This design comes from an exercise in tuning for small area and few clock cycles on the open sky130 flow, not from production work. No functional check of the RTL was part of this run.

$ cat design/flow/config.mk
export PLATFORM = sky130hd
export DESIGN_NAME = alu
export DESIGN_NICKNAME = alu
export VERILOG_FILES = /design/flow/design.v
export SDC_FILE = /design/flow/constraint.sdc
export NUM_CORES = 4
export LEC_CHECK = 0
export CAP_MARGIN = 20
export CORE_MARGIN = 2
export CORE_UTILIZATION = 45
export SLEW_MARGIN = 20
$ cat design/flow/constraint.sdc
create_clock -name core_clock -period 10.0 [get_ports {i_clk}]
set_input_delay 2.0000 -clock core_clock [delete_from_list [all_inputs] [get_ports {i_clk}]]
set_output_delay 2.0000 -clock core_clock [all_outputs]
set_load 0.01 [all_outputs]
$ cat design/flow/design.v
module alu #(
	parameter INST_W = 4,
	parameter INT_W  = 6,
	parameter FRAC_W = 10,
	parameter DATA_W = INT_W + FRAC_W
)(
	input                      i_clk,
	input                      i_rst_n,
	input                      i_in_valid,
	output                     o_busy,
	input         [INST_W-1:0] i_inst,
	input  signed [DATA_W-1:0] i_data_a,
	input  signed [DATA_W-1:0] i_data_b,
	output                     o_out_valid,
	output        [DATA_W-1:0] o_data
);
	localparam SIGN_ADD = 4'b0000;
	localparam SIGN_SUB = 4'b0001;
	localparam SIGN_MUL = 4'b0010;
	localparam SOFTPLUS = 4'b0100;
	localparam XOR      = 4'b0101;
	localparam ARS      = 4'b0110;  
	localparam LEFT_ROT = 4'b0111;
	localparam CNT_L0   = 4'b1000;  
	localparam REV_M4   = 4'b1001;  
	localparam INIT     = 4'b1010;  
	localparam SIGN_ACC_1 = 4'b0011;
	localparam SIGN_ACC_2 = 4'b1011;
	localparam VECT_W    = 20;
	localparam VECT_SIZE = 16;
	reg [INST_W - 1: 0] current_state;
	reg [INST_W - 1: 0] next_state;
	reg                        o_busy_r;
	reg                        o_out_valid_r;
	reg        [DATA_W - 1: 0] o_data_r;
	wire                       o_busy_w;
	reg                        o_out_valid_w;
	reg        [DATA_W - 1: 0] o_data_w;
	reg signed [VECT_W - 1: 0] data_acc_old [VECT_SIZE - 1: 0];
	reg signed [VECT_W - 1: 0] data_acc_new [VECT_SIZE - 1: 0];
	reg signed [VECT_W - 1: 0] data_acc_out;
	reg signed [DATA_W - 1: 0] i_data_a_r;
	reg signed [DATA_W - 1: 0] i_data_b_r;
	reg need_saturate;
	integer i;
	assign o_busy       = o_busy_r;
	assign o_out_valid  = o_out_valid_r;
	assign o_data       = o_data_r;
	assign o_busy_w     = i_in_valid || current_state != INIT;
	always @ (*)
	begin
		data_acc_out  = 0;
		need_saturate = 0;
		begin
			case (current_state)
				SIGN_ADD:
				begin
					o_out_valid_w = 1;
					o_data_w      = add(i_data_a_r, i_data_b_r);
				end
				SIGN_SUB:
				begin
					o_out_valid_w = 1;
					o_data_w      = sub(i_data_a_r, i_data_b_r);
				end
				SIGN_MUL:
				begin
					o_out_valid_w = 1;
					o_data_w      = mul(i_data_a_r, i_data_b_r);
				end
				SIGN_ACC_1:
				begin
					o_out_valid_w = 0;
					o_data_w      = 0;
				end
				SIGN_ACC_2:
				begin
					data_acc_out = data_acc_new[i_data_a_r[$clog2(VECT_SIZE) - 1: 0]];
					if (data_acc_out[VECT_W - 1])
					begin
						need_saturate = (data_acc_out[(VECT_W - 1) - 1-: (VECT_W - DATA_W)] != {{(VECT_W - DATA_W){1'b1}}});
					end
					else
					begin
						need_saturate = (data_acc_out[(VECT_W - 1) - 1-: (VECT_W - DATA_W)] != {{(VECT_W - DATA_W){1'b0}}});
					end
					o_out_valid_w = 1;
					o_data_w      = (need_saturate) ?
										sat(data_acc_out[VECT_W - 1]) :
										data_acc_out[DATA_W - 1: 0];
				end
				SOFTPLUS:
				begin
					o_out_valid_w = 1;
					o_data_w      = softplus(i_data_a_r);
				end
				XOR:
				begin
					o_out_valid_w = 1;
					o_data_w      = exor(i_data_a_r, i_data_b_r);
				end
				ARS:
				begin
					o_out_valid_w = 1;
					o_data_w      = ars(i_data_a_r, i_data_b_r);
				end
				LEFT_ROT:
				begin
					o_out_valid_w = 1;
					o_data_w      = left_rot(i_data_a_r, i_data_b_r);
				end
				CNT_L0:
				begin
					o_out_valid_w = 1;
					o_data_w      = cnt_l0(i_data_a_r);
				end
				REV_M4:
				begin
					o_out_valid_w = 1;
					o_data_w      = rev_m4(i_data_a_r, i_data_b_r);
				end
				default:
				begin
					o_out_valid_w = 0;
					o_data_w      = 0;
				end
			endcase
		end
	end
	always @ (posedge i_clk or negedge i_rst_n)
	begin
		if (!i_rst_n)
		begin
			i_data_a_r <= 0;
			i_data_b_r <= 0;
		end
		else
		begin
			if (i_in_valid)
			begin
				i_data_a_r <= i_data_a;
				i_data_b_r <= i_data_b;
			end
			else
			begin
				i_data_a_r <= i_data_a_r;
				i_data_b_r <= i_data_b_r;
			end
		end
	end
	always @ (posedge i_clk or negedge i_rst_n)
	begin
		if (!i_rst_n)
		begin
			o_busy_r <= 1;
		end
		else
		begin
			o_busy_r <= o_busy_w;
		end
	end
	always @ (posedge i_clk or negedge i_rst_n)
	begin
		if (!i_rst_n)
		begin
			o_out_valid_r <= 0;
		end
		else
		begin
			o_out_valid_r <= o_out_valid_w;
		end
	end
	always @ (posedge i_clk or negedge i_rst_n)
	begin
		if (!i_rst_n)
		begin
			for (i = 0; i < VECT_SIZE; i = i + 1)
			begin
				data_acc_new[i] <= 0;
			end
		end
		else
		begin
			for (i = 0; i < VECT_SIZE; i = i + 1)
			begin
				if (current_state == SIGN_ACC_1 && i == i_data_a_r)
				begin
					data_acc_new[i] <= data_acc_old[i] + i_data_b_r;
				end
				else
				begin
					data_acc_new[i] <= data_acc_new[i];
				end
			end
		end
	end
	always @ (posedge i_clk or negedge i_rst_n)
	begin
		if (!i_rst_n)
		begin
			for (i = 0; i < VECT_SIZE; i = i + 1)
			begin
				data_acc_old[i] <= 0;
			end
		end
		else if (current_state == SIGN_ACC_2)
		begin
			for (i = 0; i < VECT_SIZE; i = i + 1)
			begin
				data_acc_old[i] <= data_acc_new[i];
			end
		end
	end
	always @ (posedge i_clk or negedge i_rst_n)
	begin
		if (!i_rst_n)
		begin
			current_state <= INIT;
		end
		else
		begin
			current_state <= next_state;
		end
	end
	always @ (*)
	begin
		case (current_state)
			INIT:
			begin
				if (i_in_valid)
				begin
					case (i_inst)
						SIGN_ADD:   next_state = SIGN_ADD;    
						SIGN_SUB:   next_state = SIGN_SUB;    
						SIGN_MUL:   next_state = SIGN_MUL;    
						SIGN_ACC_1: next_state = SIGN_ACC_1;  
						SOFTPLUS:   next_state = SOFTPLUS;    
						XOR:        next_state = XOR;         
						ARS:        next_state = ARS;         
						LEFT_ROT:   next_state = LEFT_ROT;    
						CNT_L0:     next_state = CNT_L0;      
						REV_M4:     next_state = REV_M4;      
						default:    next_state = INIT;        
					endcase
				end
				else
				begin
					next_state = INIT;
				end
			end
			SIGN_ACC_1:
			begin
				next_state = SIGN_ACC_2;
			end
			default:  next_state = INIT;
		endcase
	end
	always @ (posedge i_clk or negedge i_rst_n)
	begin
		if (!i_rst_n)
		begin
			o_data_r <= 0;
		end
		else
		begin
			o_data_r <= o_data_w;
		end
	end
	function automatic signed [DATA_W - 1: 0] add;
		input signed [DATA_W - 1: 0] a;
		input signed [DATA_W - 1: 0] b;
		reg signed [DATA_W - 1: 0] sum;
		reg                        is_overflow;
		begin
			sum = a + b;
			is_overflow = (a[DATA_W - 1] & b[DATA_W - 1] & ~sum[DATA_W - 1]) || (~a[DATA_W - 1] & ~b[DATA_W - 1] & sum[DATA_W - 1]);
			add = (is_overflow) ? sat(!sum[DATA_W - 1]) : sum;
		end
	endfunction
	function automatic signed [DATA_W - 1: 0] sub;
		input signed [DATA_W - 1: 0] a;
		input signed [DATA_W - 1: 0] b;
		reg signed [DATA_W - 1: 0] diff;
		reg                        is_overflow;
		begin
			diff = a - b;
			is_overflow = (a[DATA_W - 1] & ~b[DATA_W - 1] & ~diff[DATA_W - 1]) || (~a[DATA_W - 1] & b[DATA_W - 1] & diff[DATA_W - 1]);
			sub = (is_overflow) ? sat(!diff[DATA_W - 1]) : diff;
		end
	endfunction
	function automatic signed [DATA_W - 1: 0] mul;
		input signed [DATA_W - 1: 0] a;
		input signed [DATA_W - 1: 0] b;
		reg [2 * DATA_W: 0] prod;
		reg                 is_overflow;
		reg                 is_signed;
		begin
			prod = a * b;
			prod = rnd(prod, 9);
			is_signed = prod[2 * DATA_W];
			if (is_signed)
			begin
				is_overflow = (prod[(2 * DATA_W) - 1-: INT_W + 1] != {{(INT_W + 1){1'b1}}});
			end
			else
			begin
				is_overflow = (prod[(2 * DATA_W) - 1-: INT_W + 1] != {{(INT_W + 1){1'b0}}});
			end
			mul = prod[((2 * DATA_W) - INT_W - 1)-: DATA_W];
			mul = (is_overflow) ? sat(is_signed) : mul;
		end
	endfunction
	function automatic signed [DATA_W - 1: 0] softplus;
		input signed [DATA_W - 1: 0] a;
		reg signed [2 * DATA_W: 0] frac;
		reg signed  [INT_W - 1: 0] a_int;
		begin
			a_int = a[(DATA_W - 1)-: INT_W];
			if (a_int >= 'sd2)  
			begin
				softplus = a;
			end
			else if (a_int < 'sd2 && a_int >= 'sd0)  
			begin
				frac = a << 1;
				frac = frac + 12'b1000_0000_0000;
				frac = frac[DATA_W - 1: 0] * 16'hAAAB;
				frac = rnd(frac, 16);
				frac = frac >> 17;
				softplus = frac[DATA_W - 1: 0];
			end
			else if (a_int < 'sd0 && a_int >= -'sd1)  
			begin
				frac = a + 12'b1000_0000_0000;
				frac = frac[DATA_W - 1: 0] * 16'hAAAB;
				frac = rnd(frac, 16);
				frac = frac >> 17;
				softplus = frac[DATA_W - 1: 0];
			end
			else if (a_int < -'sd1 && a_int >= -'sd2)  
			begin
				frac = a << 1;
				frac = frac[DATA_W - 1: 0] + 14'b01_0100_0000_0000;
				frac = frac[DATA_W - 1: 0] * 16'hE38F;
				frac = rnd(frac, 18);
				frac = frac >> 19;
				softplus = frac[DATA_W - 1: 0];
			end
			else if (a_int < -'sd2 && a_int >= -'sd3)  
			begin
				frac = a + 12'b1100_0000_0000;
				frac = frac[DATA_W - 1: 0] * 16'hE38F;
				frac = rnd(frac, 18);
				frac = frac >> 19;
				softplus = frac[DATA_W - 1: 0];
			end
			else  
			begin
				softplus = 0;
			end
		end
	endfunction
	function automatic signed [DATA_W - 1: 0] exor;
		input signed [DATA_W - 1: 0] a;
		input signed [DATA_W - 1: 0] b;
		begin
			exor = a ^ b;
		end
	endfunction
	function automatic signed [DATA_W - 1: 0] ars;
		input signed [DATA_W - 1: 0] a;
		input signed [DATA_W - 1: 0] b;
		begin
			ars = a >>> b;
		end
	endfunction
	function automatic [DATA_W - 1: 0] left_rot;
		input [DATA_W - 1: 0] a;
		input [DATA_W - 1: 0] b;
		begin
			left_rot = (a << b) | (a >> (DATA_W - b));
		end
	endfunction
	function automatic [DATA_W - 1: 0] cnt_l0;
		input [DATA_W - 1: 0] a;
		reg [$clog2(DATA_W): 0] leading_one;
		integer i;
		begin
			if (a == 0)
			begin
				cnt_l0 = DATA_W;
			end
			else
			begin
				leading_one = 0;
				for (i = DATA_W - 1; i > 0; i = i - 1)
				begin
					if (a[i] && i > leading_one)
					begin
						leading_one = i;
					end
				end
				cnt_l0 = DATA_W - 1 - leading_one;
			end
		end
	endfunction
	function automatic [DATA_W - 1: 0] rev_m4;
		input [DATA_W - 1: 0] a;
		input [DATA_W - 1: 0] b;
		integer i;
		begin
			for (i = 0; i < 13; i = i + 1)
			begin
				rev_m4[i] = (a[i+: 4] == b[(DATA_W - 1 - i)-: 4]);
			end
			rev_m4[DATA_W - 1-: 3] = 0;
		end
	endfunction
	function automatic signed [DATA_W - 1: 0] sat;
		input is_signed;
		begin
			sat = (is_signed) ? 16'b1000_0000_0000_0000 : 16'b0111_1111_1111_1111;
		end
	endfunction
	function automatic signed [2 * DATA_W: 0] rnd;
		input signed [2 * DATA_W: 0] a;
		input    [$clog2(DATA_W): 0] rounding_bit;
		begin
			rnd = (a[rounding_bit]) ? a + (1'b1 << rounding_bit) : a;
		end
	endfunction
endmodule
$ cat design/flow/run.sh
#!/bin/bash
# synth_recipe.tcl (not shown) runs the flow's synth.tcl, then flattens the netlist and writes it again
# the make line also repeats each setting of config.mk as NAME=value (left out here)
make -C /OpenROAD-flow-scripts/flow DESIGN_CONFIG=/design/flow/config.mk WORK_HOME=/design/flow/orfs CLKGATE_MAP_FILE= SYNTH_SCRIPT=/design/flow/synth_recipe.tcl finish
cell_density.png
Scale: 1 px per um. 40 x 40 tiles, from black (low) to pale yellow (high), 0 to 100% covered.
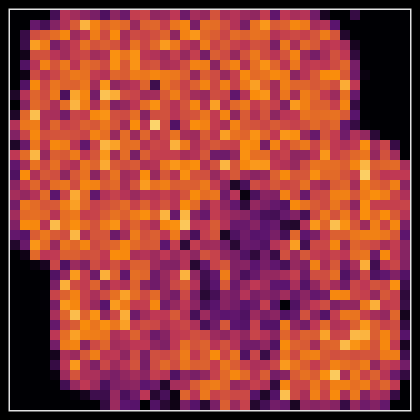
nearly empty tiles: 9.8%
fullest tile: 91%
mean over tiles: 46%
tiles over 75% full: 6.3%
final cell utilization of the core: 49.23%
Initial Utilization: 45.21%
CORE AREA: 156000 um2

clk_routes.png
Scale: 1 px per um.
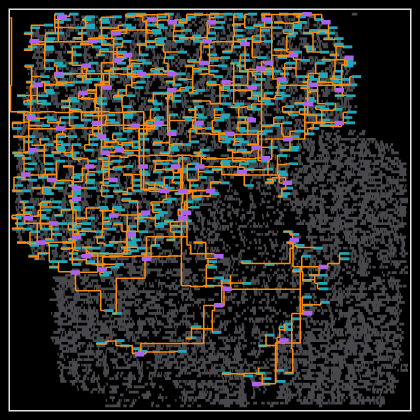
[purple] clock drivers | count: 86
[cyan] flip-flops | count: 694
[orange] clock wires | length: 11400 um
routed clock nets: 87
Clk Latency, worst-skew pair: 730 ps
Worst Skew: 84.44 ps

placement.png
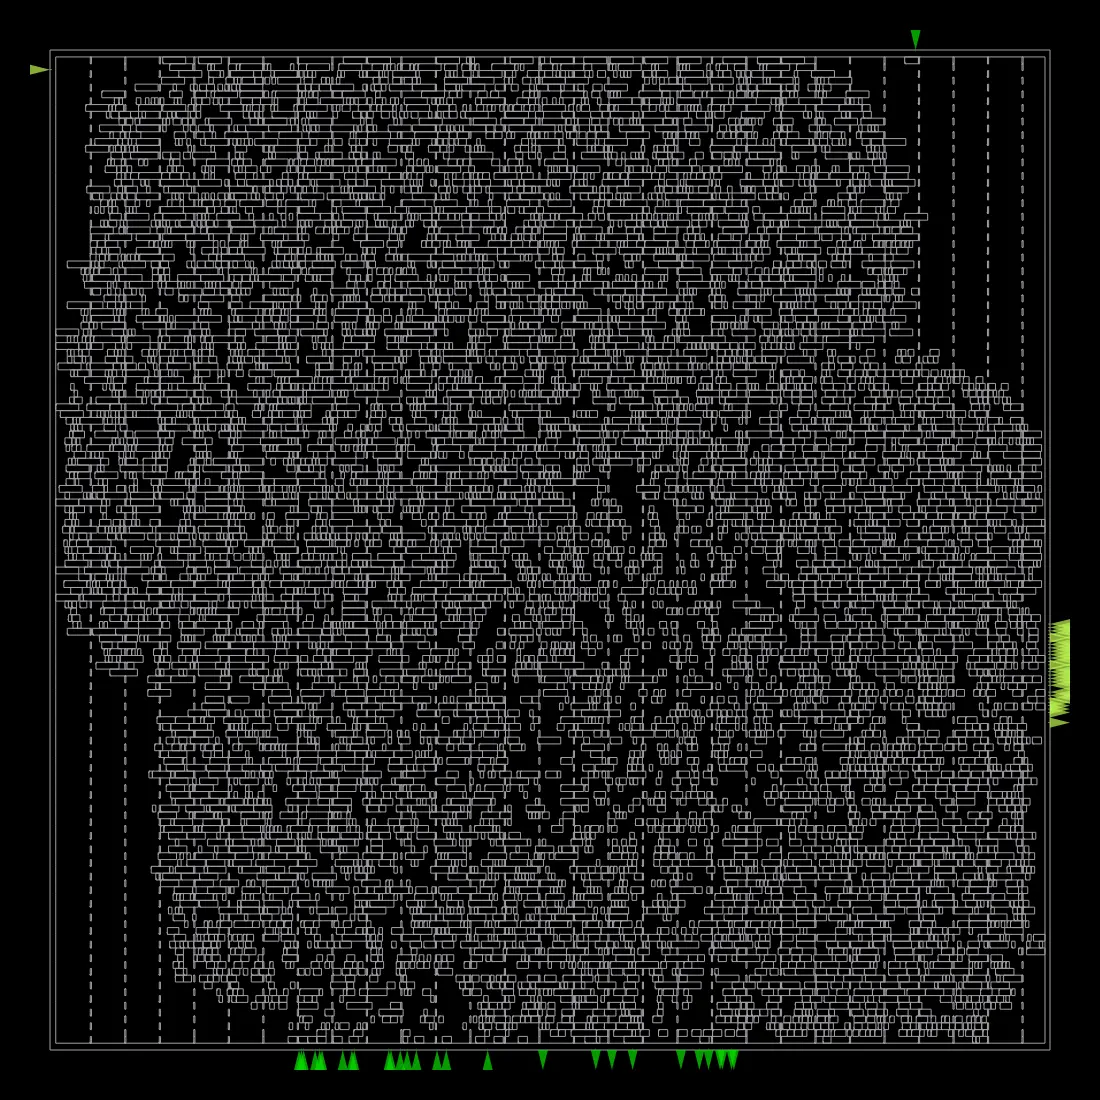
fin cells: 10250
TAP cells: 2058
# rows: 145

clocks.png
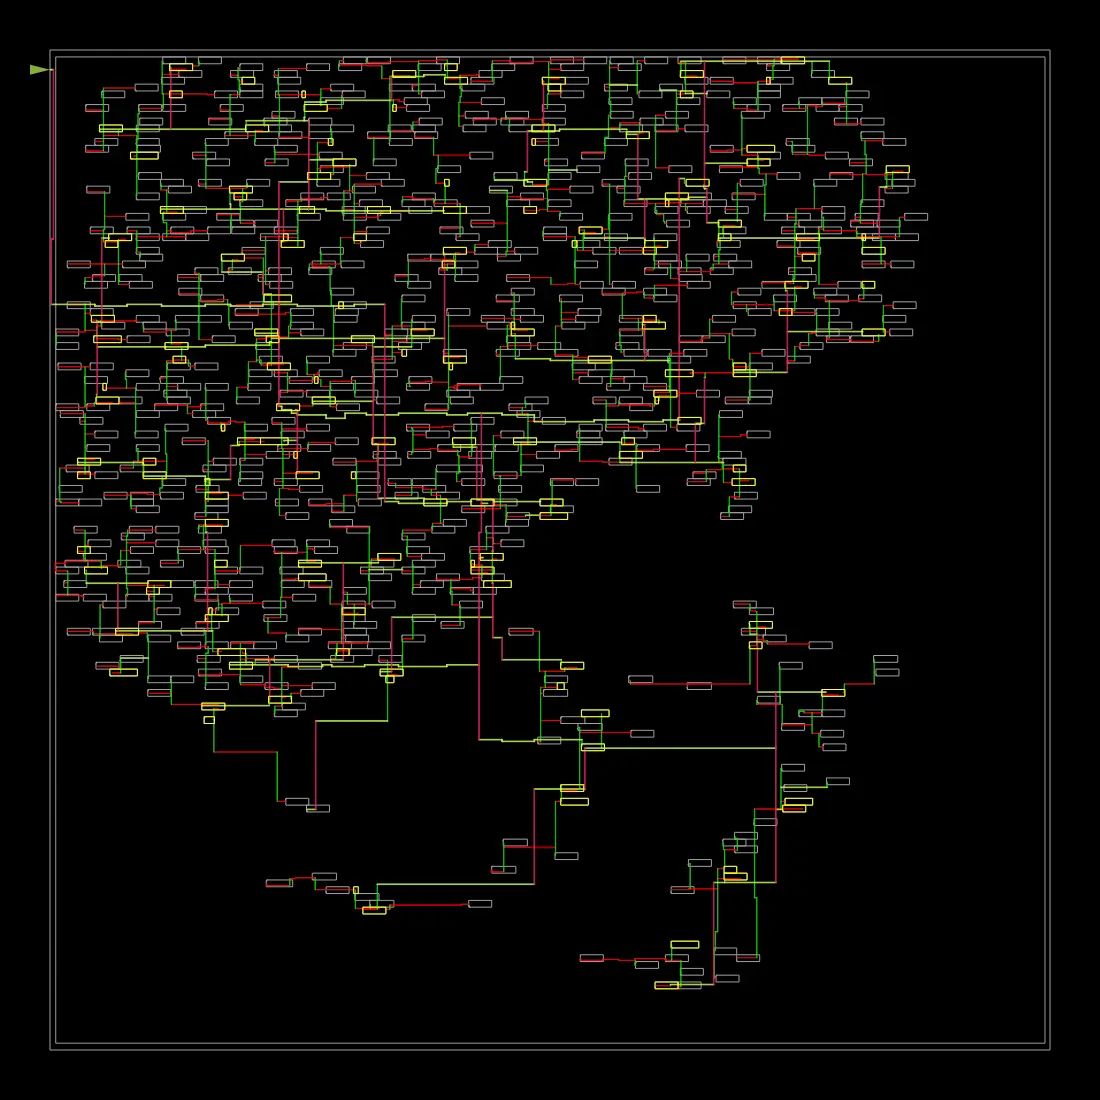
Sink Count: 694
clock buffers: 130
flip-flop and latch count: 694
Num CTS Buffers: 86

io_fan.png
Scale: 1.5 px per um.
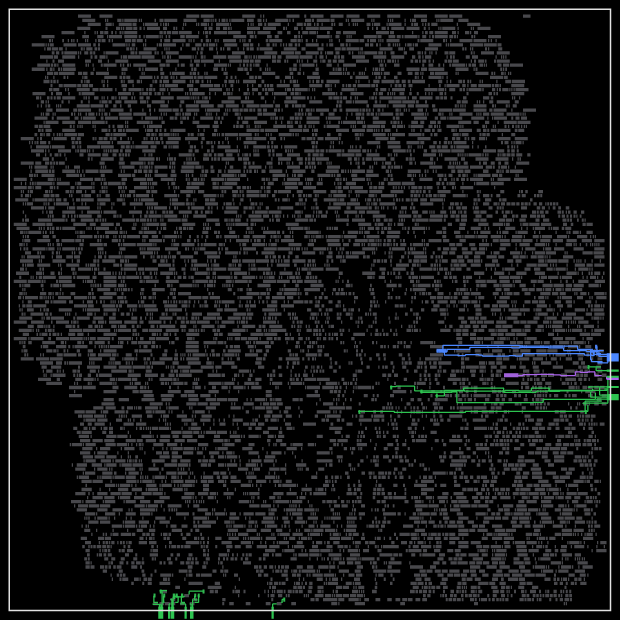
| color | port | bits | direction | end cells | wire |
|---|---|---|---|---|---|
| green | i_data_b | 16 | input | 16 | 827 um |
| blue | i_inst | 4 | input | 5 | 412 um |
| purple | o_busy | 1 | output | 1 | 66.1 um |
IO buf count: 56
Ports: 57

[final cells by class]
class / instances / area [um2]
fillers: 14940 / 79210
multi-input cells: 6237 / 48640
flip-flops and latches: 694 / 17390
inverters: 902 / 3386
clock buffers: 130 / 2608
well taps: 2058 / 2575
repair buffers: 194 / 1672
clock inverters: 28 / 539.3
diodes: 2 / 5.005
[cells by family after synthesis]
kind of cell | synth area share [%]
AND/OR/NAND/NOR | 16.16
AO/OA/AOI/OAI | 15.23
flip-flops | 24.63
multiplexers | 1.068
adder cells (fa/ha/maj) | 30.91
buffers and inverters | 6.445
XOR/XNOR | 5.558
[stage by stage]
step	instance area, um2	cells	util (%)	hold WS (ps)
global placement	73660	10090	47.21	461.1
global route	76810	10240	49.23	487.2
finish	76820	10250	49.23	464.8
floorplan	70530	8137	-	449.8
CTS	76810	10240	49.23	455.6
detailed placement	73660	10090	47.21	467.2
[per-layer routing]
layer | track usage, % | up-vias
met5 | 0 | -
li1 | - | 27430
met3 | 5.075 | 418
met4 | 11.91 | 2
met1 | 44.36 | 29700
met2 | 47.39 | 2175
==> results.ini <==
[synthesis]
ys_seq_elements = 694
synth_area_per_cell_um2 = 8.668
synth_warnings = 3
yosys-top-cells-count = nand2_1 (1673), inv_1 (891), ha_1 (883)
synthCells = 8137
yosysUniqueCellTypes = 115
yosysTopAreaCell = dfrtp_1
syn_nets = 9596
yosys-top-cells-area = dfrtp_1 (25%), ha_1 (16%), fa_1 (15%), nand2_1 (8.9%), inv_1 (4.7%)
ys_seq_area_share_pct = 24.63
synth.most_common_cell = nand2_1
synth_flop_cell = dfrtp_1
yosysTopAreaCellShare_pct = 24.52
syn_area_um2 = 70530
async_flop_share_pct = 100.0
synth_edf_count = 0

[sta]
rsz0062_at_grt = no
fin_ws_ps = 853.2
drv_slew = 0
fin_tns_setup_ps = 0
period_share_pct = 91.47
slew_headroom_pct = 21.92
worstMarginPinSlew_ps = 1171
setup_viol = 0
fin_crit_ps = 9147
timing.fmax_mhz = 109.3
hold_viol_final = 0

[detailed_routing]
dr.pass1.iters = 7
top_layer = met5
met1_length_um = 110600
met3_length_um = 19640
num_vias = 59720
viasPerCell = 5.829
met2_length_um = 108600
ant_nets = 0
drtIter0Drc = 5516
totalWireLength_um = 249400
route.detailed.drc = 0
routedWlPerCell_um = 24.34

[min_path]
min-delay-path-class = register to register
holdPathStages = 2
whs_endpoint = data_acc_old[1][2]
hold_path.startpoint = data_acc_new[1][2]

[clock_tree]
hold_buffers = 0
cts-resized-gates = 0
clkTransAtPathRegs_ps = 60
cts_max_path_buffers = 3
h-tree-depth = 3
cts_tree = done
clock-root-buffer = clkbuf_16
post_cts_buffers = 0

[worst_setup_path]
critPathLaunchType = register
rr_endpoint = o_data_r[0]
path_buf_inv = 2
max_stage_delay_ps = 1090
crit_end = o_data_r[0]
worst-path-max-fanout = 13
crit_cells = 22
ff2ff_path_depth = 22
cp.required_ps = 10620
reg2reg_slack_ps = 850
cp_top_family = adder cells
cp_data_arrival_time_ps = 9770
critPathLaunch = i_data_a_r[6]
reg2reg_from = i_data_a_r[6]
crit_path_end_kind = register
crit_type = register to register
crit_top_cell = fa_1
crit_path_top_delay_cell = dfrtp_1
path_cells = ha_1 > fa_1 > fa_1 > fa_1 > fa_1 > inv_1 > fa_1 > inv_1 > fa_1 > ha_1 > a21oi_1 > nand3_1 > a31oi_2 > o21ai_1 > xor2_1 > nand4_4 > nor4_4 > nor4b_1 > o21ai_1 > a211oi_2 > o21bai_1 > o221ai_1

[place]
place_ws_ps = 1025
gp_congestion = 1.079
place_hpwl_um = 192400

[grt]
antenna_found_initial = 7
grt_usage_pct = 31.14
grt-ovfl-total = 0
first_global_vias = 58930
grt_max_degree = 160
grt_pass1_wl_um = 373900

[status]
status = timing/DRC/antenna clean

[floorplan]
die_x_um = 399.9
dieArea_um2 = 159900
die_h_um = 399.9

[cells_and_area]
drive_gt1_share_pct = 5.254
top_regs = data_acc_new: 320 flops, data_acc_old: 320 flops
final_nets = 9574
final_common_cell = nand2_1
final_cell_mix = nand2_1 (1672), inv_1 (890), ha_1 (883)
area_delta_synth_final_pct = 8.911

[run]
drv_cap = 0

==> what the ideal ports hide <==
How much do the figures lean on ideal ports? The routed layout below was timed once more, with nothing changed but the port constraints. Step 1 (the two cells are an assumption about what drives the block):
set clk [get_ports {i_clk}]
set_driving_cell -lib_cell sky130_fd_sc_hd__clkbuf_16 $clk
set_driving_cell -lib_cell sky130_fd_sc_hd__buf_2 [delete_from_list [all_inputs] $clk]
Step 2 adds t to the input delays and takes it off the output delays; t is the mean of the earliest and latest rising clock arrival at the registers after step 1. Input paths then give back, and output paths get back, about the clock's delay inside the block. a / b / c = ideal ports / drivers / drivers and shift; a / b = the first two.
shift t [ns]: 0.761
setup slack, ns: 0.853 / 0.853 / 0.853
clock arrival spread, ns: 0.087 / 0.088
worst data-port slew with drivers (ns): 0.05
After both steps this run still meets setup and hold. For this run, drivers alone change the setup slack by 0.000 ns; drivers and shift together by 0.000 ns.
